Source: an optimization exercise on an open RTL-to-GDS flow (aim: small area, a short achievable clock period and few clock cycles). Production flows keep margins and buffers that such runs may drop.
In this exercise RTL edits were held to simulation tests only and were not proved equivalent to the original.
Power figures rest on the tool's default switching activity, not on a simulated workload.

Fig. 1: met2 routing
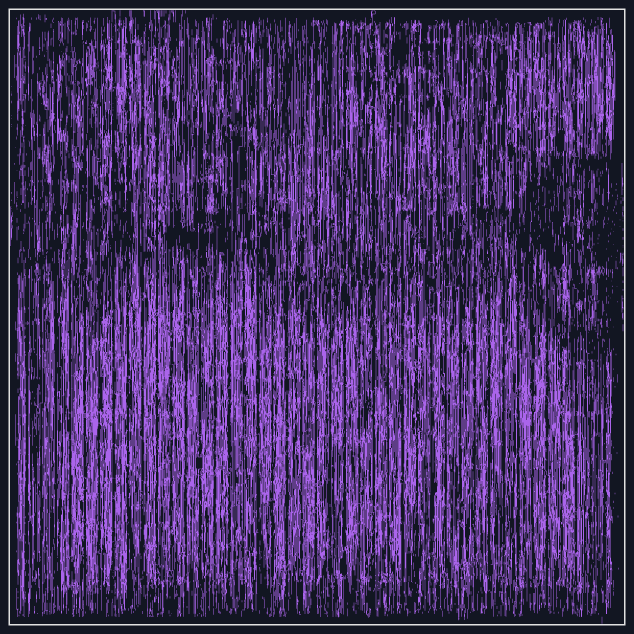
Fig. 2: signal wires on met3
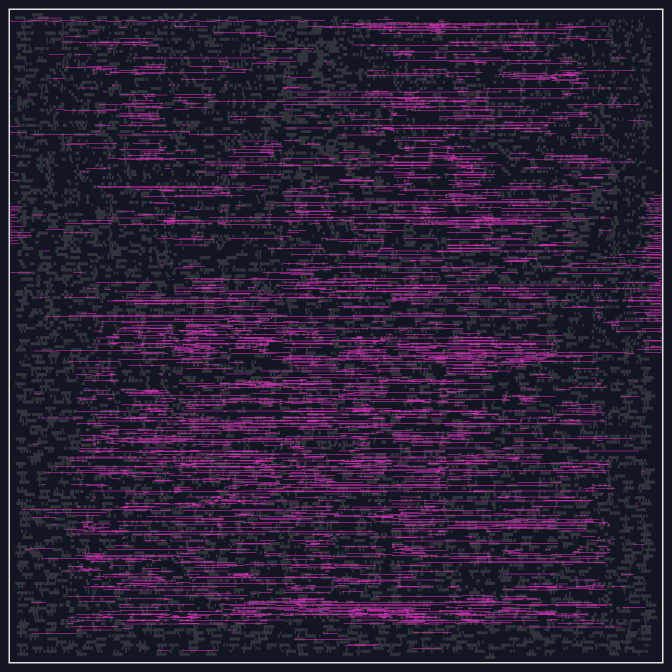
--- run.sh ---
#!/bin/bash
# synth_recipe.tcl (not shown) runs the flow's synth.tcl, then flattens the netlist and writes it again
# the make line also repeats each setting of config.mk as NAME=value (left out here)
make -C /OpenROAD-flow-scripts/flow DESIGN_CONFIG=/design/flow/config.mk WORK_HOME=/design/flow/orfs CLKGATE_MAP_FILE= SYNTH_SCRIPT=/design/flow/synth_recipe.tcl finish
--- config.mk ---
export PLATFORM = sky130hd
export DESIGN_NAME = CPU
export DESIGN_NICKNAME = CPU
export VERILOG_FILES = /design/flow/design.v
export SDC_FILE = /design/flow/constraint.sdc
export NUM_CORES = 4
export LEC_CHECK = 0
export CAP_MARGIN = 20
export CELL_PAD_IN_SITES_DETAIL_PLACEMENT = 1
export CELL_PAD_IN_SITES_GLOBAL_PLACEMENT = 2
export CORE_MARGIN = 2
export CORE_UTILIZATION = 25
export PLACE_DENSITY = 0.32
export SLEW_MARGIN = 20
--- constraint.sdc ---
create_clock -name core_clock -period 11.0 [get_ports {clk}]
set_input_delay 2.2000 -clock core_clock [delete_from_list [all_inputs] [get_ports {clk}]]
set_output_delay 2.2000 -clock core_clock [all_outputs]
set_load 0.01 [all_outputs]
--- design.v ---
module regfile(
  input logic                 clk,
  input logic                 rst,
  input logic                 we_i,
  input logic   [5 - 1:0] waddr_i,
  input logic       [31:0] wdata_i,
  input logic                 re1_i,
  input logic   [5 - 1:0] raddr1_i,
  output logic      [31:0] rdata1_o,
  input logic                 re2_i,
  input logic   [5 - 1:0] raddr2_i,
  output logic      [31:0] rdata2_o
);
  integer i;
  logic             [31:0] regs [0:32-1];
  always @(posedge clk, posedge rst) begin
    if(rst) begin
      for(i=0 ; i<32 ; i=i+1) begin
        regs[i] <= 32'h0000_0000;
      end
    end else begin
      if((we_i == 1'b1) && (waddr_i != 5'h0)) begin
        regs[waddr_i] <= wdata_i;
      end
    end
  end
  always @(*) begin
    if(rst) begin
      rdata1_o = 32'h0000_0000;
    end else if(raddr1_i == 5'h0) begin
      rdata1_o = 32'h0000_0000;
    end else if((raddr1_i == waddr_i) && (we_i == 1'b1) &&
                (re1_i == 1'b1)) begin
      rdata1_o = wdata_i;
    end else if(re1_i == 1'b1) begin
      rdata1_o = regs[raddr1_i];
    end else begin
      rdata1_o = 32'h0000_0000;
    end
  end
  always @(*) begin
    if(rst) begin
      rdata2_o = 32'h0000_0000;
    end else if(raddr2_i == 5'h0) begin
      rdata2_o = 32'h0000_0000;
    end else if((raddr2_i == waddr_i) && (we_i == 1'b1) &&
                (re2_i == 1'b1)) begin
      rdata2_o = wdata_i;
    end else if(re2_i == 1'b1) begin
      rdata2_o = regs[raddr2_i];
    end else begin
      rdata2_o = 32'h0000_0000;
    end
  end
endmodule 
module ctrl(
  input logic                           stallreq_from_if,
  input logic                           stallreq_from_id,
  input logic                           stallreq_from_ex,
  input logic                           stallreq_from_mem,
  output logic         [5-1:0] stall,
  output logic                [31:0] new_pc_o
);
  always_comb begin
    stall = {5'b000_00};
    if (stallreq_from_if == 1'b1) begin
      stall = {5'b000_11};
    end else if (stallreq_from_id == 1'b1) begin
      stall = {5'b000_11};
    end else if (stallreq_from_ex == 1'b1) begin
      stall = {5'b001_11};
    end else if (stallreq_from_mem == 1'b1) begin
      stall = {5'b011_11};
    end else begin
      stall = {5'b000_00};
    end
  end
  assign new_pc_o = 32'h0000_0000;
endmodule
module ifetch (
    input logic clk,
    input logic rst,
    input logic [5-1:0] stall,
    input logic                  flush,
    input logic [       31:0] branch_target_addr_i,
    input logic                  branch_taken_i,
    input logic [       31:0] new_pc_i,
    input logic [      31:0] inst_i,
    input logic [       31:0] id_pc_i,
    output logic [ 31:0] if_pc_o,
    output logic            inst_read_o,
    output logic [ 31:0] inst_addr_o,
    output logic [31:0] inst_o
);
  logic                   ce;
  logic [       31:0]  fetch_pc;
  logic [5-1:0 ] stall_prev;
  logic [       31:0]  next_pc;
  assign ce = 1'b1;
  assign inst_read_o = 1'b1;
  assign inst_addr_o = fetch_pc;
  assign next_pc = fetch_pc + 4;
  always_ff @(posedge clk, posedge rst) begin
    if (rst) stall_prev <= 5'b0;
    else stall_prev <= stall;
  end
  always_ff @(posedge clk, posedge rst) begin
    if (rst) begin
      fetch_pc <= 32'h0000_0000;
    end else begin
      fetch_pc <= (ce == 1'b0) ? 32'h0000_0000 :
                  (flush == 1'b1) ? new_pc_i :
                  (stall[0] == 1'b1) ? id_pc_i + 4 :
                  (branch_taken_i == 1'b1) ? branch_target_addr_i :
                  next_pc;
    end
  end
  always_ff @(posedge clk, posedge rst) begin
    if (rst) begin
      if_pc_o <= 32'h0000_0000;
    end else begin
      if_pc_o <= (flush == 1'b1) ? new_pc_i : 
                 (stall[0] == 1'b1) ? 32'h0000_0000 : fetch_pc;
    end
  end
  assign inst_o = (stall_prev[0] == 1'b1) ? 32'h0000_0013 : inst_i;
endmodule
module if_id(
  input logic                           clk,
  input logic                           rst,
  input logic                 [31:0] if_pc,
  input logic                [31:0] if_inst,
  input logic                           flush,
  input logic          [5-1:0] stall,
  output logic                [31:0] id_pc,
  output logic               [31:0] id_inst
);
  always_ff @(posedge clk, posedge rst) begin
    if (rst) begin
      id_pc   <= 32'h0000_0000;
      id_inst <= 32'h0000_0013;
    end else if (flush == 1'b1 | 
      (stall[0] == 1'b1 && stall[1] == 1'b0) ) begin
      id_pc   <= 32'h0000_0000;
      id_inst <= 32'h0000_0013;
    end else if(stall[0] == 1'b0) begin
      id_pc   <= if_pc;
      id_inst <= if_inst;
    end 
  end
endmodule
module id(
  input logic                 [31:0] pc_i,
  input logic                [31:0] inst_i,
  input logic                 [31:0] rs1_data_i,
  input logic                 [31:0] rs2_data_i,
  input logic                           ex_wreg_i,
  input logic                 [31:0] ex_wreg_data_i,
  input logic             [5 - 1:0] ex_rd_i,
  input logic                           ex_memrd_i,
  input logic                           mem_wreg_i,
  input logic                 [31:0] mem_wreg_data_i,
  input logic             [5 - 1:0] mem_rd_i,
  input logic                           mem_memrd_i,
  output logic                          rs1_read_o,
  output logic                          rs2_read_o,
  output logic            [5 - 1:0] rs1_addr_o,
  output logic            [5 - 1:0] rs2_addr_o,
  output logic              [14:0] aluop_o,
  output logic                          alusrc1_o,
  output logic                          alusrc2_o,
  output logic signed         [31:0] imm_o,
  output logic                [31:0] rs1_data_o,
  output logic                [31:0] rs2_data_o,
  output logic            [5 - 1:0] rd_o,
  output logic                          wreg_o,
  output logic                          memrd_o,
  output logic                          memwr_o,
  output logic                          mem2reg_o,
  output logic              [2:0] func3_o,
  input logic                           is_in_delayslot_i,
  output logic                          branch_taken_o,
  output logic                [31:0] branch_target_addr_o,
  output logic                          is_in_delayslot_o,
  output logic                [31:0] link_addr_o,
  output logic                          next_inst_in_delayslot_o,
  output                                stallreq,
  output logic                          flush_o
);                   
  logic                                 inst_valid;
  logic                                 branch_taken;
  logic                                 load_use_for_rs1, load_use_for_rs2;
  logic                       [31:0] pc_next;
  logic                           [6:0] opcode;
  logic                           [6:0] func7;
  logic signed                [31:0] rs1_data_sign, rs2_data_sign;
  logic                                 load_inst_in_ex, load_inst_in_mem;
  assign pc_next = pc_i + 4;
  assign opcode = inst_i[6:0];
  assign func3_o = inst_i[14:12];
  assign func7 = inst_i[31:25];
  assign rs1_data_sign = $signed(rs1_data_o);
  assign rs2_data_sign = $signed(rs2_data_o);
  assign stallreq = load_use_for_rs1 | load_use_for_rs2;
  assign load_inst_in_ex = (ex_memrd_i == 1'b1) ? 1'b1 : 1'b0;
  assign load_inst_in_mem = (mem_memrd_i == 1'b1) ? 1'b1 : 1'b0;
  always_comb begin
    if (is_in_delayslot_i == 1'b1) begin
      aluop_o                             = (1'b1 << 0);
      alusrc1_o                           = 1'b0;
      alusrc2_o                           = 1'b0;
      rd_o                                = 5'b00000;
      wreg_o                              = 1'b0;
      inst_valid                          = 1'b0;
      rs1_read_o                          = 1'b0;
      rs2_read_o                          = 1'b0;
      rs1_addr_o                          = 5'b00000;
      rs2_addr_o                          = 5'b00000;
      imm_o                               = 32'h0000_0000;
      memrd_o                             = 1'b0;
      memwr_o                             = 1'b0;
      mem2reg_o                           = 1'b0;
      link_addr_o                         = 32'h0000_0000;
      branch_target_addr_o                = 32'h0000_0000;
      branch_taken                        = 1'b0;
      branch_taken_o                      = 1'b0;
      next_inst_in_delayslot_o            = 1'b0;
      flush_o                             = 1'b0;
    end else begin
      aluop_o                             = (1'b1 << 0);
      alusrc1_o                           = 1'b0;
      alusrc2_o                           = 1'b0;
      rd_o                                = 5'b00000;
      wreg_o                              = 1'b0;
      inst_valid                          = 1'b1;
      rs1_read_o                          = 1'b0;
      rs2_read_o                          = 1'b0;
      rs1_addr_o                          = 5'b00000;
      rs2_addr_o                          = 5'b00000;
      imm_o                               = 32'h0000_0000;
      memrd_o                             = 1'b0;
      memwr_o                             = 1'b0;
      mem2reg_o                           = 1'b0;
      link_addr_o                         = 32'h0000_0000;
      branch_target_addr_o                = 32'h0000_0000;
      branch_taken                        = 1'b0;
      branch_taken_o                      = 1'b0;
      next_inst_in_delayslot_o            = 1'b0;
      flush_o                             = 1'b0;
      case (opcode)
        7'b0010111 : begin
          rd_o                            = inst_i[11:7];
          alusrc1_o                       = 1'b1;
          alusrc2_o                       = 1'b1;
          wreg_o                          = 1'b1;
          inst_valid                      = 1'b0;
          imm_o                           = {inst_i[31:12], 12'b0};
        end
        7'b0110111   : begin
          rd_o                            = inst_i[11:7];
          wreg_o                          = 1'b1;
          alusrc1_o                       = 1'b0;
          alusrc2_o                       = 1'b1;
          inst_valid                      = 1'b0;
          imm_o                           = {inst_i[31:12], 12'b0};
        end
        7'b1101111   : begin
          aluop_o                         = (1'b1 << 14);
          rd_o                            = inst_i[11:7];
          wreg_o                          = 1'b1;
          inst_valid                      = 1'b0;
          imm_o                           = $signed({inst_i[31], inst_i[19:12], inst_i[20], inst_i[30:21], 1'b0});
          link_addr_o                     = pc_next;
          branch_target_addr_o            = pc_i + imm_o;
          branch_taken_o                  = 1'b1;
          next_inst_in_delayslot_o        = 1'b1;
        end
        7'b1100111  : begin
          aluop_o                         = (1'b1 << 14);
          rd_o                            = inst_i[11:7];
          wreg_o                          = 1'b1;
          inst_valid                      = 1'b0;
          rs1_read_o                      = 1'b1;
          rs1_addr_o                      = inst_i[19:15];
          imm_o                           = $signed({inst_i[31:20]});
          link_addr_o                     = pc_next;
          branch_target_addr_o            = rs1_data_o + imm_o;
          branch_taken_o                  = 1'b1;
          next_inst_in_delayslot_o        = 1'b1;
        end
        7'b1100011: begin
          inst_valid                      = 1'b0;
          rs1_read_o                      = 1'b1;
          rs2_read_o                      = 1'b1;
          rs1_addr_o                      = inst_i[19:15];
          rs2_addr_o                      = inst_i[24:20];
          imm_o                           = $signed({inst_i[31], inst_i[7], inst_i[30:25], inst_i[11:8], 1'b0});
          case(func3_o)
            3'b000: begin
              if(rs1_data_o == rs2_data_o)
                branch_taken              = 1'b1;
            end
            3'b001: begin
              if(rs1_data_o != rs2_data_o)
                branch_taken              = 1'b1;
            end
            3'b100: begin
              if( (rs1_data_o[31] == 1'b1 && rs2_data_o[31] == 1'b0) || 
                  (rs1_data_sign < rs2_data_sign) )
                branch_taken              = 1'b1;
            end
            3'b101: begin
              if( (rs1_data_o[31] == 1'b0 && rs2_data_o[31] == 1'b1) || 
                  (rs1_data_sign >= rs2_data_sign) )
                branch_taken              = 1'b1;
            end
            3'b110: begin
              if(rs1_data_o < rs2_data_o)
                branch_taken              = 1'b1;
            end
            3'b111: begin
              if(rs1_data_o >= rs2_data_o)
                branch_taken              = 1'b1;
            end
            default: branch_taken         = 1'b0;
          endcase
          if(branch_taken == 1'b1) begin
            branch_target_addr_o          = pc_i + imm_o;
            branch_taken_o                = 1'b1;
            next_inst_in_delayslot_o      = 1'b1;
          end
        end
        7'b0000011  : begin
          rd_o                            = inst_i[11:7];  
          alusrc1_o                       = 1'b0;
          alusrc2_o                       = 1'b1;
          wreg_o                          = 1'b1;
          inst_valid                      = 1'b0;
          rs1_read_o                      = 1'b1;
          rs1_addr_o                      = inst_i[19:15];  
          imm_o                           = $signed({inst_i[31:20]});
          memrd_o                         = 1'b1;
          mem2reg_o                       = 1'b1;
        end
        7'b0100011 : begin
          inst_valid                      = 1'b0;
          alusrc1_o                       = 1'b0;
          alusrc2_o                       = 1'b1;
          rs1_read_o                      = 1'b1;
          rs2_read_o                      = 1'b1;
          rs1_addr_o                      = inst_i[19:15];
          rs2_addr_o                      = inst_i[24:20];
          imm_o                           = $signed({inst_i[31:25], inst_i[11:7]});
          memwr_o                         = 1'b1;
        end
        7'b0010011: begin
          case(func3_o)
            3'b000 : aluop_o             = (1'b1 << 0);
            3'b001 : aluop_o             = (1'b1 << 2);
            3'b010 : aluop_o             = (1'b1 << 5); 
            3'b011: aluop_o             = (1'b1 << 6);
            3'b100 : aluop_o             = (1'b1 << 8);
            3'b101  : aluop_o             = (inst_i[30]) ? (1'b1 << 4) : (1'b1 << 3);
            3'b110  : aluop_o             = (1'b1 << 7);
            3'b111 : aluop_o             = (1'b1 << 9);
          endcase
          rd_o                            = inst_i[11:7];
          alusrc1_o                       = 1'b0;
          alusrc2_o                       = 1'b1;
          wreg_o                          = 1'b1;
          inst_valid                      = 1'b0;
          rs1_read_o                      = 1'b1;
          rs1_addr_o                      = inst_i[19:15];
          imm_o                           = $signed({inst_i[31:20]});
        end
        7'b0110011: begin
          if(func7[0] == 1'b1) begin  
          end else begin  
            case(func3_o)
              3'b000 : aluop_o           = (inst_i[30]) ? (1'b1 << 1) : (1'b1 << 0);
              3'b001 : aluop_o           = (1'b1 << 2);
              3'b010 : aluop_o           = (1'b1 << 5); 
              3'b011: aluop_o           = (1'b1 << 6);
              3'b100 : aluop_o           = (1'b1 <<8);
              3'b101  : aluop_o           = (inst_i[30]) ? (1'b1 << 4) : (1'b1 << 3);
              3'b110  : aluop_o           = (1'b1 << 7);
              3'b111 : aluop_o           = (1'b1 << 9);
            endcase
          end
          rd_o                            = inst_i[11:7];
          wreg_o                          = 1'b1;
          inst_valid                      = 1'b0;
          rs1_read_o                      = 1'b1;
          rs2_read_o                      = 1'b1;
          rs1_addr_o                      = inst_i[19:15];
          rs2_addr_o                      = inst_i[24:20];
        end
        7'b0001111 : begin
          inst_valid                      = 1'b0;
        end
        7'b1110011: begin
          inst_valid                      = 1'b0;
        end
        default: ;
      endcase  
    end  
  end  
  always_comb begin
    if ((rs1_read_o == 1'b1) && (ex_wreg_i == 1'b1) && 
        (ex_rd_i == rs1_addr_o) && (load_inst_in_ex == 1'b1)) begin
      load_use_for_rs1 = 1'b1;
    end else if ((rs1_read_o == 1'b1) && (mem_wreg_i == 1'b1) &&
                 (mem_rd_i == rs1_addr_o) && (load_inst_in_mem == 1'b1)) begin
      load_use_for_rs1 = 1'b1;
    end else begin            
      load_use_for_rs1 = 1'b0;
    end
  end
  always_comb begin
    if((rs2_read_o == 1'b1) && (ex_wreg_i == 1'b1) && 
       (ex_rd_i == rs2_addr_o) && (load_inst_in_ex == 1'b1)) begin
      load_use_for_rs2 = 1'b1;
    end else if ((rs2_read_o == 1'b1) && (mem_wreg_i == 1'b1) && 
                 (mem_rd_i == rs2_addr_o) && (load_inst_in_mem == 1'b1)) begin
      load_use_for_rs2 = 1'b1;
    end else begin
      load_use_for_rs2 = 1'b0;
    end 
  end
  always_comb begin
    if ((rs1_read_o == 1'b1) && (ex_wreg_i == 1'b1) && 
        (ex_rd_i != 5'h0) && (ex_rd_i == rs1_addr_o)) begin
      rs1_data_o = ex_wreg_data_i;
    end else if ((rs1_read_o == 1'b1) && (mem_wreg_i == 1'b1) &&
                 (mem_rd_i != 5'h0) && (mem_rd_i == rs1_addr_o)) begin
      rs1_data_o = mem_wreg_data_i;
    end else if (rs1_read_o == 1'b1) begin
      rs1_data_o = rs1_data_i;
    end else begin
      rs1_data_o = 32'h0000_0000;
    end
  end
  always_comb begin
    if ((rs2_read_o == 1'b1) && (ex_wreg_i == 1'b1) &&
                 (ex_rd_i != 5'h0) && (ex_rd_i == rs2_addr_o)) begin
      rs2_data_o = ex_wreg_data_i;
    end else if ((rs2_read_o == 1'b1) && (mem_wreg_i == 1'b1) && 
                 (mem_rd_i != 5'h0) && (mem_rd_i == rs2_addr_o)) begin
      rs2_data_o = mem_wreg_data_i;
    end else if (rs2_read_o == 1'b1) begin
      rs2_data_o = rs2_data_i;
    end else begin
      rs2_data_o = 32'h0000_0000;
    end
  end
  assign is_in_delayslot_o = is_in_delayslot_i;
endmodule
module id_ex(
    input logic                         clk,
    input logic                         rst,
    input logic               [31:0] id_pc,
    input logic             [2:0] id_func3,
    input logic             [14:0] id_aluop,
    input logic                         id_alusrc1,
    input logic                         id_alusrc2,
    input logic               [31:0] id_imm,
    input logic               [31:0] id_rs1,
    input logic               [31:0] id_rs2,
    input logic           [5 - 1:0] id_rd,
    input logic                         id_wreg,
    input logic                         id_memrd,
    input logic                         id_memwr,
    input logic                         id_mem2reg,
    input logic               [31:0] id_link_addr,
    input logic                         id_is_in_delayslot,
    input logic                         id_next_inst_in_delayslot,
    input logic        [5-1:0] stall,
    input logic                         flush,
    output logic              [31:0] ex_pc,
    output logic            [2:0] ex_func3,
    output logic            [14:0] ex_aluop,
    output logic                        ex_alusrc1,
    output logic                        ex_alusrc2,
    output logic              [31:0] ex_imm,
    output logic              [31:0] ex_rs1,
    output logic              [31:0] ex_rs2,
    output logic          [5 - 1:0] ex_rd,
    output logic                        ex_wreg,
    output logic                        ex_memrd,
    output logic                        ex_memwr,
    output logic                        ex_mem2reg,
    output logic              [31:0] ex_link_addr,
    output logic                        ex_is_in_delayslot,
    output logic                        ex_is_id_in_delayslot
);
  logic id_nnext_in_delayslot;
  always_ff @(posedge clk, posedge rst) begin
    if(rst)
      id_nnext_in_delayslot <= 1'b0;
    else 
      id_nnext_in_delayslot <= id_next_inst_in_delayslot;
  end
  always_ff @(posedge clk, posedge rst) begin
    if (rst) begin
      ex_pc                 <= 32'h0000_0000;
      ex_func3              <= 3'b000;
      ex_aluop              <= (1'b1 << 0);
      ex_alusrc1            <= 1'b0;
      ex_alusrc2            <= 1'b0;
      ex_imm                <= 32'h0000_0000;
      ex_rs1                <= 32'h0000_0000;
      ex_rs2                <= 32'h0000_0000;
      ex_rd                 <= 5'b00000;
      ex_wreg               <= 1'b0;
      ex_memrd              <= 1'b0;
      ex_memwr              <= 1'b0;
      ex_mem2reg            <= 1'b0;
      ex_link_addr          <= 32'h0000_0000;
      ex_is_in_delayslot    <= 1'b0;
      ex_is_id_in_delayslot <= 1'b0;
    end else if (flush == 1'b1 | 
      (stall[1] == 1'b1 && stall[2] == 1'b0) ) begin
      ex_pc                 <= 32'h0000_0000;
      ex_func3              <= 3'b000;
      ex_aluop              <= (1'b1 << 0);
      ex_alusrc1            <= 1'b0;
      ex_alusrc2            <= 1'b0;
      ex_imm                <= 32'h0000_0000;
      ex_rs1                <= 32'h0000_0000;
      ex_rs2                <= 32'h0000_0000;
      ex_rd                 <= 5'b00000;
      ex_wreg               <= 1'b0;
      ex_memrd              <= 1'b0;
      ex_memwr              <= 1'b0;
      ex_mem2reg            <= 1'b0;
      ex_link_addr          <= 32'h0000_0000;
      ex_is_in_delayslot    <= 1'b0;
      ex_is_id_in_delayslot <= 1'b0;
    end else if (stall[1] == 1'b0) begin
      ex_pc                 <= id_pc;
      ex_func3              <= id_func3;
      ex_aluop              <= id_aluop;
      ex_alusrc1            <= id_alusrc1;
      ex_alusrc2            <= id_alusrc2;
      ex_imm                <= id_imm;
      ex_rs1                <= id_rs1;
      ex_rs2                <= id_rs2;
      ex_rd                 <= id_rd;
      ex_wreg               <= id_wreg;
      ex_memrd              <= id_memrd;
      ex_memwr              <= id_memwr;
      ex_mem2reg            <= id_mem2reg;
      ex_link_addr          <= id_link_addr;
      ex_is_in_delayslot    <= id_is_in_delayslot;
      ex_is_id_in_delayslot <= id_next_inst_in_delayslot | id_nnext_in_delayslot;
    end
  end
endmodule
module ex(
  input logic                 [31:0] pc_i,
  input logic               [14:0] aluop_i,
  input logic                           alusrc1_i,
  input logic                           alusrc2_i,
  input logic                 [31:0] rs1_i,
  input logic                 [31:0] rs2_i,
  input logic                 [31:0] imm_i,
  input logic                           is_in_delayslot_i,
  input logic                 [31:0] link_addr_i,
  output logic                [31:0] wdata_o,
  output logic signed         [31:0] wreg_data_o,
  output logic                          stallreq
);
  logic                       [31:0] alu_in1, alu_in2;
  logic                       [31:0] alu_in1_mult, alu_in2_mult;
  logic                       [63:0] hilo_temp;
  logic                       [63:0] mulres;
  assign alu_in1 = (alusrc1_i == 1'b0) ? rs1_i : pc_i;
  assign alu_in2 = (alusrc2_i == 1'b0) ? rs2_i : imm_i;
  always_comb begin
    stallreq = 1'b0;
    wreg_data_o = 32'h0000_0000;
    case (1'b1)
      aluop_i[0]: begin
        wreg_data_o = $signed(alu_in1) + $signed(alu_in2);
      end
      aluop_i[1]: begin
        wreg_data_o = $signed(alu_in1) - $signed(alu_in2);
      end
      aluop_i[2]: begin
        wreg_data_o = alu_in1 << alu_in2[4:0];
      end
      aluop_i[3]: begin
        wreg_data_o = alu_in1 >> alu_in2[4:0];
      end
      aluop_i[4]: begin
        wreg_data_o = $signed(alu_in1) >>> alu_in2[4:0];
      end
      aluop_i[5]: begin
        wreg_data_o = ($signed(alu_in1) < $signed(alu_in2)) ? 32'b1 : 32'b0;
      end
      aluop_i[6]: begin
        wreg_data_o = (alu_in1 < alu_in2) ? 32'b1 : 32'b0;
      end
      aluop_i[7]: begin
        wreg_data_o = alu_in1 | alu_in2;
      end
      aluop_i[8]: begin
        wreg_data_o = alu_in1 ^ alu_in2;
      end
      aluop_i[9]: begin
        wreg_data_o = alu_in1 & alu_in2;
      end
      aluop_i[14]: begin
        wreg_data_o = link_addr_i;
      end
    endcase
  end
  assign wdata_o  = rs2_i;
endmodule
module ex_mem (
    input logic clk,
    input logic rst,
    input logic [       31:0] ex_pc,
    input logic [   5 - 1:0] ex_rd,
    input logic                  ex_wreg,
    input logic [       31:0] ex_wdata,
    input logic [       31:0] ex_wreg_data,
    input logic                  ex_memrd,
    input logic                  ex_memwr,
    input logic                  ex_mem2reg,
    input logic [     2:0] ex_func3,
    input logic [5-1:0] stall,
    input logic                  flush,
    output logic [    31:0] mem_pc,
    output logic [  2:0] mem_func3,
    output logic [5 - 1:0] mem_rd,
    output logic               mem_wreg,
    output logic [    31:0] mem_wdata,
    output logic [    31:0] mem_wreg_data,
    output logic               mem_memrd,
    output logic               mem_memwr,
    output logic               mem_mem2reg
);
  always_ff @(posedge clk, posedge rst) begin
    if (rst) begin
      mem_pc        <= 32'h0000_0000;
      mem_func3     <= 3'b0;
      mem_rd        <= 5'b00000;
      mem_wreg      <= 1'b0;
      mem_wdata     <= 32'h0000_0000;
      mem_memrd     <= 1'b0;
      mem_memwr     <= 1'b0;
      mem_mem2reg   <= 1'b0;
      mem_wreg_data <= 32'h0000_0000;
    end else if (flush == 1'b1 | 
      (stall[2] == 1'b1 && stall[3] == 1'b0) ) begin
      mem_pc        <= 32'h0000_0000;
      mem_func3     <= 3'b0;
      mem_rd        <= 5'b00000;
      mem_wreg      <= 1'b0;
      mem_wdata     <= 32'h0000_0000;
      mem_memrd     <= 1'b0;
      mem_memwr     <= 1'b0;
      mem_mem2reg   <= 1'b0;
      mem_wreg_data <= 32'h0000_0000;
    end else if (stall[3] == 1'b0) begin
      mem_pc        <= ex_pc;
      mem_func3     <= ex_func3;
      mem_rd        <= ex_rd;
      mem_wreg      <= ex_wreg;
      mem_wdata     <= ex_wdata;
      mem_memrd     <= ex_memrd;
      mem_memwr     <= ex_memwr;
      mem_mem2reg   <= ex_mem2reg;
      mem_wreg_data <= ex_wreg_data;
    end
  end
endmodule
module mem(
  input logic                           memrd_i,
  input logic                           memwr_i,
  input logic                 [31:0] wreg_data_i,
  input logic                 [31:0] wdata_i,
  input logic                           wb_mem2reg_i,
  input logic               [2:0] func3_i,
  output logic                          data_read_o,
  output logic                  [ 3: 0] data_write_o,
  output logic                [31:0] data_addr_o,
  output logic               [31:0] data_in_o
);
  logic                       [31:0] memaddr_i;
  logic                                 prev_is_read;
  assign prev_is_read = wb_mem2reg_i;
  assign memaddr_i = wreg_data_i;
  always_comb begin
    data_read_o = 1'b0 | prev_is_read;
    data_write_o = {1'b0, 1'b0, 1'b0, 1'b0};
    data_addr_o = 32'h0000_0000;
    data_in_o = 32'h0000_0000;
    if(memrd_i == 1'b1 && memwr_i == 1'b0) begin  
      data_read_o = 1'b1;
      data_addr_o = memaddr_i;
    end else if(memrd_i == 1'b0 && memwr_i == 1'b1) begin  
      data_read_o = 1'b1;
      data_addr_o = memaddr_i;
      case(func3_i)
        3'b010 : begin 
          data_write_o = {1'b1, 1'b1, 1'b1, 1'b1};
          data_in_o = wdata_i;
        end
        3'b001 : begin
          case(memaddr_i[1])
            1'b1: begin
              data_write_o = {1'b1, 1'b1, 1'b0, 1'b0};
              data_in_o = {wdata_i[15:0], 16'b0};
            end
            1'b0: begin
              data_write_o = {1'b0, 1'b0, 1'b1, 1'b1};
              data_in_o = {16'b0, wdata_i[15:0]};
            end
          endcase
        end
        3'b000 : begin 
          case(memaddr_i[1:0])
            2'b00: begin 
              data_write_o = {1'b0, 1'b0, 1'b0, 1'b1};
              data_in_o = {24'b0, wdata_i[7:0]};
            end
            2'b01: begin 
              data_write_o = {1'b0, 1'b0, 1'b1, 1'b0};
              data_in_o = {16'b0, wdata_i[7:0], 8'b0};
            end
            2'b10: begin
              data_write_o = {1'b0, 1'b1, 1'b0, 1'b0};
              data_in_o = {8'b0, wdata_i[7:0], 16'b0};
            end
            2'b11: begin
              data_write_o = {1'b1, 1'b0, 1'b0, 1'b0};
              data_in_o = {wdata_i[7:0], 24'b0};
            end
          endcase
        end
        default: begin
          data_write_o = {1'b0, 1'b0, 1'b0, 1'b0};
          data_in_o = wdata_i;
        end
      endcase
    end
  end
endmodule
module mem_wb(
  input logic                           clk,
  input logic                           rst,
  input logic             [5 - 1:0] mem_rd,
  input logic                           mem_wreg,
  input logic                           mem_mem2reg,
  input logic                 [31:0] mem_wreg_data,
  input logic               [2:0] mem_func3,
  input logic          [5-1:0] stall,
  input logic                           flush,
  output logic            [5 - 1:0] wb_rd,
  output logic                          wb_wreg,
  output logic                          wb_mem2reg,
  output logic                [31:0] wb_from_alu,
  output logic              [2:0] wb_func3 
);
  always_ff @(posedge clk, posedge rst) begin
    if (rst) begin
      wb_rd          <= 5'b00000;
      wb_wreg        <= 1'b0;
      wb_mem2reg     <= 1'b0;
      wb_from_alu    <= 32'h0000_0000;
      wb_func3       <= 3'b0;
    end else if (flush == 1'b1 |
       (stall[3] == 1'b1 && stall[4] == 1'b0) ) begin
      wb_rd          <= 5'b00000;
      wb_wreg        <= 1'b0;
      wb_mem2reg     <= 1'b0;
      wb_from_alu    <= 32'h0000_0000;
      wb_func3       <= 3'b0;
    end else if (stall[3] == 1'b0) begin
      wb_rd          <= mem_rd;
      wb_wreg        <= mem_wreg;
      wb_mem2reg     <= mem_mem2reg;
      wb_from_alu    <= mem_wreg_data;
      wb_func3       <= mem_func3;
    end
  end
endmodule
module wb(
  input logic                           mem2reg_i,
  input logic                 [31:0] from_reg_i,
  input logic                [31:0] from_mem_i,
  input logic               [2:0] func3_i,
  output logic                [31:0] wdata_o
);
  logic [31:0] mem_shifted;
  assign mem_shifted = from_mem_i >> {from_reg_i[1:0], 3'b000};
  always_comb begin
    if (mem2reg_i == 1'b1) begin
      case(func3_i)  
        3'b000:  wdata_o = $signed(mem_shifted[7:0]);
        3'b001:  wdata_o = $signed(mem_shifted[15:0]);
        3'b010:  wdata_o = from_mem_i;
        3'b100: wdata_o = {24'h0, mem_shifted[7:0]};
        3'b101: wdata_o = {16'h0, mem_shifted[15:0]};
        default: wdata_o = from_mem_i;
      endcase
    end else begin
      wdata_o = from_reg_i;
    end
  end
endmodule
module CPU (
    input  logic                clk,
    input  logic                rst,
    input  logic [    31:0] inst_out_i,
    output logic                inst_read_o,
    output logic [31:0] inst_addr_o,
    input  logic [    31:0] data_out_i,
    output logic                data_read_o,
    output logic [         3:0] data_write_o,
    output logic [31:0] data_addr_o,
    output logic [    31:0] data_in_o
);
  logic [       31:0]  if_pc;
  logic [      31:0]  if_inst;
  logic [       31:0]  id_pc;
  logic [      31:0]  id_inst;
  logic [     14:0]  id_aluop;
  logic                   id_alusrc1;
  logic                   id_alusrc2;
  logic [       31:0]  id_imm;
  logic [       31:0]  id_rs1;
  logic [       31:0]  id_rs2;
  logic                   id_wreg;
  logic [   5 - 1:0]  id_rd;
  logic                   id_memrd;
  logic                   id_memwr;
  logic                   id_mem2reg;
  logic                   id_branch_taken;
  logic [       31:0]  id_branch_target_addr;
  logic                   id_is_in_delayslot;
  logic [       31:0]  id_link_addr;
  logic                   id_next_inst_in_delayslot;
  logic [     2:0]  id_func3;
  logic [       31:0]  ex_pc;
  logic [     14:0]  ex_aluop;
  logic                   ex_alusrc1;
  logic                   ex_alusrc2;
  logic [       31:0]  ex_imm;
  logic [       31:0]  ex_rs1;
  logic [       31:0]  ex_rs2;
  logic                   ex_wreg;
  logic [   5 - 1:0]  ex_rd;
  logic [       31:0]  ex_wdata;
  logic [       31:0]  ex_wreg_data;
  logic                   ex_memrd;
  logic                   ex_memwr;
  logic                   ex_mem2reg;
  logic                   ex_is_in_delayslot;
  logic [       31:0]  ex_link_addr;
  logic                   ex_is_id_in_delayslot;
  logic [     2:0]  ex_func3;
  logic [       31:0]  mem_pc;
  logic                   mem_wreg;
  logic [   5 - 1:0]  mem_rd;
  logic [       31:0]  mem_wdata;
  logic [       31:0]  mem_wreg_data;
  logic                   mem_memrd;
  logic                   mem_memwr;
  logic                   mem_mem2reg;
  logic [     2:0]  mem_func3;
  logic                   wb_wreg;
  logic [   5 - 1:0]  wb_rd;
  logic [       31:0]  wb_wdata;
  logic                   wb_mem2reg;
  logic [       31:0]  wb_from_alu;
  logic [     2:0]  wb_func3;
  logic                   rs1_read;
  logic                   rs2_read;
  logic [       31:0]  rs1_data;
  logic [       31:0]  rs2_data;
  logic [   5 - 1:0]  rs1_addr;
  logic [   5 - 1:0]  rs2_addr;
  logic                   stallreq_from_if;
  logic                   stallreq_from_id;
  logic                   stallreq_from_ex;
  logic                   stallreq_from_mem;
  logic [5-1:0 ] stallreq;
  logic                   flush;
  logic [       31:0]  new_pc;
  regfile regfile0 (
      .clk(clk),
      .rst(rst),
      .we_i(wb_wreg),
      .waddr_i(wb_rd),
      .wdata_i(wb_wdata),
      .re1_i(rs1_read),
      .raddr1_i(rs1_addr),
      .re2_i(rs2_read),
      .raddr2_i(rs2_addr),
      .rdata1_o(rs1_data),
      .rdata2_o(rs2_data)
  );
  assign stallreq_from_if  = 1'b0;
  assign stallreq_from_mem = 1'b0;
  ctrl ctrl0 (
      .stallreq_from_if (stallreq_from_if),
      .stallreq_from_id (stallreq_from_id),
      .stallreq_from_ex (stallreq_from_ex),
      .stallreq_from_mem(stallreq_from_mem),
      .stall(stallreq),
      .new_pc_o(new_pc)
  );
  ifetch ifetch0 (
      .clk(clk),
      .rst(rst),
      .stall(stallreq),
      .flush(flush),
      .branch_target_addr_i(id_branch_target_addr),
      .branch_taken_i(id_branch_taken),
      .new_pc_i(new_pc),
      .inst_i(inst_out_i),
      .id_pc_i(id_pc),
      .if_pc_o(if_pc),
      .inst_read_o(inst_read_o),
      .inst_addr_o(inst_addr_o),
      .inst_o(if_inst)
  );
  if_id if_id0 (
      .clk(clk),
      .rst(rst),
      .if_pc  (if_pc),
      .if_inst(if_inst),
      .stall  (stallreq),
      .flush  (flush),
      .id_pc  (id_pc),
      .id_inst(id_inst)
  );
  id id0 (
      .pc_i(id_pc),
      .inst_i(id_inst),
      .rs1_data_i(rs1_data),
      .rs2_data_i(rs2_data),
      .ex_wreg_i(ex_wreg),
      .ex_wreg_data_i(ex_wreg_data),
      .ex_rd_i(ex_rd),
      .ex_memrd_i(ex_memrd),
      .mem_wreg_i(mem_wreg),
      .mem_wreg_data_i(mem_wreg_data),
      .mem_rd_i(mem_rd),
      .mem_memrd_i(mem_memrd),
      .is_in_delayslot_i(ex_is_id_in_delayslot),
      .func3_o(id_func3),
      .rs1_read_o(rs1_read),
      .rs2_read_o(rs2_read),
      .rs1_addr_o(rs1_addr),
      .rs2_addr_o(rs2_addr),
      .aluop_o(id_aluop),
      .alusrc1_o(id_alusrc1),
      .alusrc2_o(id_alusrc2),
      .imm_o(id_imm),
      .rs1_data_o(id_rs1),
      .rs2_data_o(id_rs2),
      .rd_o(id_rd),
      .wreg_o(id_wreg),
      .memrd_o(id_memrd),
      .memwr_o(id_memwr),
      .mem2reg_o(id_mem2reg),
      .branch_taken_o(id_branch_taken),
      .branch_target_addr_o(id_branch_target_addr),
      .is_in_delayslot_o(id_is_in_delayslot),
      .link_addr_o(id_link_addr),
      .next_inst_in_delayslot_o(id_next_inst_in_delayslot),
      .stallreq(stallreq_from_id),
      .flush_o(flush)
  );
  id_ex id_ex0 (
      .clk(clk),
      .rst(rst),
      .id_pc(id_pc),
      .id_func3(id_func3),
      .id_aluop(id_aluop),
      .id_alusrc1(id_alusrc1),
      .id_alusrc2(id_alusrc2),
      .id_imm(id_imm),
      .id_rs1(id_rs1),
      .id_rs2(id_rs2),
      .id_rd(id_rd),
      .id_wreg(id_wreg),
      .id_memrd(id_memrd),
      .id_memwr(id_memwr),
      .id_mem2reg(id_mem2reg),
      .id_link_addr(id_link_addr),
      .id_is_in_delayslot(id_is_in_delayslot),
      .id_next_inst_in_delayslot(id_next_inst_in_delayslot),
      .stall(stallreq),
      .flush(flush),
      .ex_pc(ex_pc),
      .ex_func3(ex_func3),
      .ex_aluop(ex_aluop),
      .ex_alusrc1(ex_alusrc1),
      .ex_alusrc2(ex_alusrc2),
      .ex_imm(ex_imm),
      .ex_rs1(ex_rs1),
      .ex_rs2(ex_rs2),
      .ex_rd(ex_rd),
      .ex_wreg(ex_wreg),
      .ex_memrd(ex_memrd),
      .ex_memwr(ex_memwr),
      .ex_mem2reg(ex_mem2reg),
      .ex_link_addr(ex_link_addr),
      .ex_is_in_delayslot(ex_is_in_delayslot),
      .ex_is_id_in_delayslot(ex_is_id_in_delayslot)
  );
  ex ex0 (
      .pc_i(ex_pc),
      .aluop_i(ex_aluop),
      .alusrc1_i(ex_alusrc1),
      .alusrc2_i(ex_alusrc2),
      .rs1_i(ex_rs1),
      .rs2_i(ex_rs2),
      .imm_i(ex_imm),
      .is_in_delayslot_i(ex_is_in_delayslot),
      .link_addr_i(ex_link_addr),
      .wdata_o(ex_wdata),
      .wreg_data_o(ex_wreg_data),
      .stallreq(stallreq_from_ex)
  );
  ex_mem ex_mem0 (
      .clk(clk),
      .rst(rst),
      .ex_pc(ex_pc),
      .ex_func3(ex_func3),
      .ex_rd(ex_rd),
      .ex_wreg(ex_wreg),
      .ex_wdata(ex_wdata),
      .ex_wreg_data(ex_wreg_data),
      .ex_memrd(ex_memrd),
      .ex_memwr(ex_memwr),
      .ex_mem2reg(ex_mem2reg),
      .stall(stallreq),
      .flush(flush),
      .mem_pc(mem_pc),
      .mem_func3(mem_func3),
      .mem_rd(mem_rd),
      .mem_wreg(mem_wreg),
      .mem_wdata(mem_wdata),
      .mem_wreg_data(mem_wreg_data),
      .mem_memrd(mem_memrd),
      .mem_memwr(mem_memwr),
      .mem_mem2reg(mem_mem2reg)
  );
  mem mem0 (
      .memrd_i(mem_memrd),
      .memwr_i(mem_memwr),
      .wreg_data_i(mem_wreg_data),
      .wdata_i(mem_wdata),
      .wb_mem2reg_i(wb_mem2reg),
      .func3_i(mem_func3),
      .data_read_o(data_read_o),
      .data_write_o(data_write_o),
      .data_addr_o(data_addr_o),
      .data_in_o(data_in_o)
  );
  mem_wb mem_wb0 (
      .clk(clk),
      .rst(rst),
      .mem_rd(mem_rd),
      .mem_wreg(mem_wreg),
      .mem_mem2reg(mem_mem2reg),
      .mem_wreg_data(mem_wreg_data),
      .mem_func3(mem_func3),
      .stall(stallreq),
      .flush(flush),
      .wb_rd(wb_rd),
      .wb_wreg(wb_wreg),
      .wb_mem2reg(wb_mem2reg),
      .wb_from_alu(wb_from_alu),
      .wb_func3(wb_func3)
  );
  wb wb0 (
      .mem2reg_i(wb_mem2reg),
      .from_reg_i(wb_from_alu),
      .from_mem_i(data_out_i),
      .func3_i(wb_func3),
      .wdata_o(wb_wdata)
  );
endmodule
==> out/metrics.cfg <==
[pwr]
cellLeakagePower_nw=42.1

[die]
core_area_mm2=0.327
start_util_pct=25.1
placement_rows=210
die_area_mm2=0.333
io_pins=168
die_x_um=577

[critical_path]
crit_fanout=20
path_class=flop to flop
end_kind=flop

[finish]
largest_reg_flops=992
area_growth_pct=19.4
final_cells=13900
mostFrequentLayoutCells=nand2_1, dfrtp_1, o21ai_0
layout_commonest_cell=nand2_1

[drt]
dr.pass1.iters=9
via_per_inst=6.26
drc=0
avgRoutedWirePerCell_um=46.9
drtIter0Drc=13300
ant_nets=0

[timing]
max_slew_margin_pct=12.8
rsz0062_at_grt=no
worst_pin_slew_ns=1.31
drv_slew=0
final-setup-viol-count=0
min_period_ns=10.49
hold_viol_final=0
min_period_over_period_pct=95.4
fin_tns_setup_ns=0

[grt]
grtUsageTotal_pct=38.1
antenna_found_initial=126

[cts]
cts_tree=yes
root_buffer=clkbuf_16
clk_pin_slew_worst_paths_ns=0.06
cts.sinks=1424
clk_path_buf_depth=4
postCtsSetupBuffers=0
hold_buffers=0
clk_latency_ns=0.94

[synth]
syn_nets=9593
ys_types=103
synth_edf_count=0
synthArstFlopShare_pct=100
synthCells=9316
yosysSeqAreaShare_pct=43.5
synthFlopType=dfrtp_1

[placement]
placedCellCount=13500
place_area_mm2=0.0911
hpwl_um=458000
gp_congestion=0.954

[run_status]
status=finished clean

[worst_hold_path]
worstHoldPathType=flop to flop

Notes on Fig. 1 above:
wire length on this layer: 252 mm
longest straight run: 184 µm
main direction: vertical
share of all routed wire: 39%
met2 usage: 51.0%
via count: 86900
WL final: 651000 µm

Notes on Fig. 2 above:
nets with wire on the layer: 1349
wire length on this layer: 61.9 mm
met3 Usage GRT: 9.26%

## synth_stat cells, types with 110 or more instances
cell	n	area share, %
inv_1	152	0.70
o21ai_0	1302	7.9
a221oi_1	161	1.7
clkbuf_1	639	2.9
a222oi_1	114	1.4
dfrtp_1	1420	43
a22oi_1	488	4.5
a21oi_1	402	2.5
nor2_1	446	2.0
and3_1	110	0.84
nand3_1	184	1.1
mux2i_1	238	2.9
nor3_1	115	0.70
ha_1	206	3.1
nand2_1	1568	7.2
nand4_1	115	0.88
## critical path: stages, from the launching register on
cell and delay (ns):
dfrtp_2 0.61, buf_4 0.49, mux2i_1 0.68, inv_1 0.23
ha_1 0.30, o21bai_1 0.20, a21oi_1 0.35, o21ai_0 0.24
and4b_1 0.28, a2111oi_4 0.46, o21ai_0 0.24, a211oi_1 0.57
a221oi_1 0.16, o22ai_1 0.69, a2bb2oi_1 0.84, ha_1 0.30
nand3_1 0.16, or2_2 0.35, or4b_1 0.56, o22ai_1 0.18
a211oi_1 0.10, or4_4 0.47, a211o_1 0.39, nand3_1 0.49
inv_2 0.25, nor2_4 0.43, a22oi_1 0.14, o21a_1 0.15
## through the flow
| step | hold WS [ns] | utilization [%] | setup slack (ns) | power [W] |
|---|---|---|---|---|
| 5_1_grt | 0.367 | 29.9 | 0.209 | 0.0156 |
| 3_5_place_dp | 0.336 | 27.9 | 0.867 | 0.00831 |
| 2_1_floorplan | 0.331 | - | -10.91 | 0.00702 |
| 4_1_cts | 0.349 | 29.9 | 0.804 | 0.0152 |
| 6_report | 0.348 | 29.9 | 0.506 | 0.0151 |
| 3_3_place_gp | 0.350 | 27.8 | 1.08 | 0.00831 |
## final timing paths
| kind | from | to | slack, ns | cells past startpoint |
|---|---|---|---|---|
| max reg2reg | id_ex0.ex_alusrc1$_DFF_PP0_ | ifetch0.fetch_pc[9]$_DFF_PP0_ | 0.51 | 27 |
| max | id_ex0.ex_alusrc1$_DFF_PP0_ | ifetch0.fetch_pc[9]$_DFF_PP0_ | 0.51 | 27 |
| min reg2reg | id_ex0.ex_func3[2]$_DFF_PP0_ | ex_mem0.mem_func3[2]$_DFF_PP0_ | 0.35 | 0 |
| min in group asynchronous | rst | mem_wb0.wb_rd[3]$_DFF_PP0_ | 2.16 | 2 |
| min | id_ex0.ex_func3[2]$_DFF_PP0_ | ex_mem0.mem_func3[2]$_DFF_PP0_ | 0.35 | 0 |
| max in group asynchronous | rst | regfile0.regs[25][2]$_DFFE_PP0P_ | 6.60 | 4 |
## where the power goes
group	internal, W	total [W]	switching, W
Sequential	0.00548	0.00596	0.000479
Clock	0.00405	0.00684	0.00278
Combinational	0.000757	0.00232	0.00157
## final cells by class
cell class                      instances  area (µm²)
Inverter                              160         609
Antenna cell                           35        87.6
Multi-Input combinational cell       6942       43900
Timing Repair Buffer                  630        5530
Tap cell                             4346        5440
Fill cell                           37400      229000
Clock buffer                          282        5670
Sequential cell                      1424       35700
Clock inverter                         63         966
## cells by family (layout without fill, tap and decap cells)
| kind of cell | after synthesis | count (layout) | synth area share (%) |
|---|---|---|---|
| fa+ha+maj | 211 | 211 | 3.27 |
| simple gates | 2889 | 2889 | 15.7 |
| compound gates | 3380 | 3380 | 27.2 |
| buf+inv | 950 | 1135 | 4.57 |
| flops | 1424 | 1424 | 43.5 |
| mux | 316 | 316 | 4.27 |
| xor+xnor | 145 | 145 | 1.55 |
| other cells | 1 | 36 | 0.00457 |
## per-layer routing
| metal | share of wire (%) | track usage, % | vias to the layer above | wire length (µm) |
|---|---|---|---|---|
| met4 | 4.2 | 14.4 | 45 | 27300 |
| met5 | 0.078 | 0.617 | - | 506 |
| met3 | 9.5 | 9.26 | 993 | 61900 |
| li1 | - | - | 34500 | - |
| met1 | 48 | 57.6 | 46400 | 309000 |
| met2 | 39 | 51.0 | 4997 | 252000 |

==> what the ideal ports hide <==
How much do the figures lean on ideal ports? The routed layout below was timed once more, with nothing changed but the port constraints. Step 1 assumes that a clkbuf_16 drives the clock port and a buf_2 every other input. Step 2 times the ports against the registers' clock, not the clock port: input delays grow and output delays shrink by t, the midpoint of the rising clock arrivals with the driver on. Three values: ideal ports, drivers, drivers and shift; two values: the first two.
t (ns): 1.000
setup WS [ns]: 0.506 / 0.506 / 0.506
latest minus earliest clock arrival (ns): 0.094 / 0.094
worst register clock-pin slew, ns: 0.07 / 0.07
After both steps setup and hold are still met in this run. For this run, drivers alone change the setup slack by 0.000 ns; drivers and shift together by 0.000 ns.
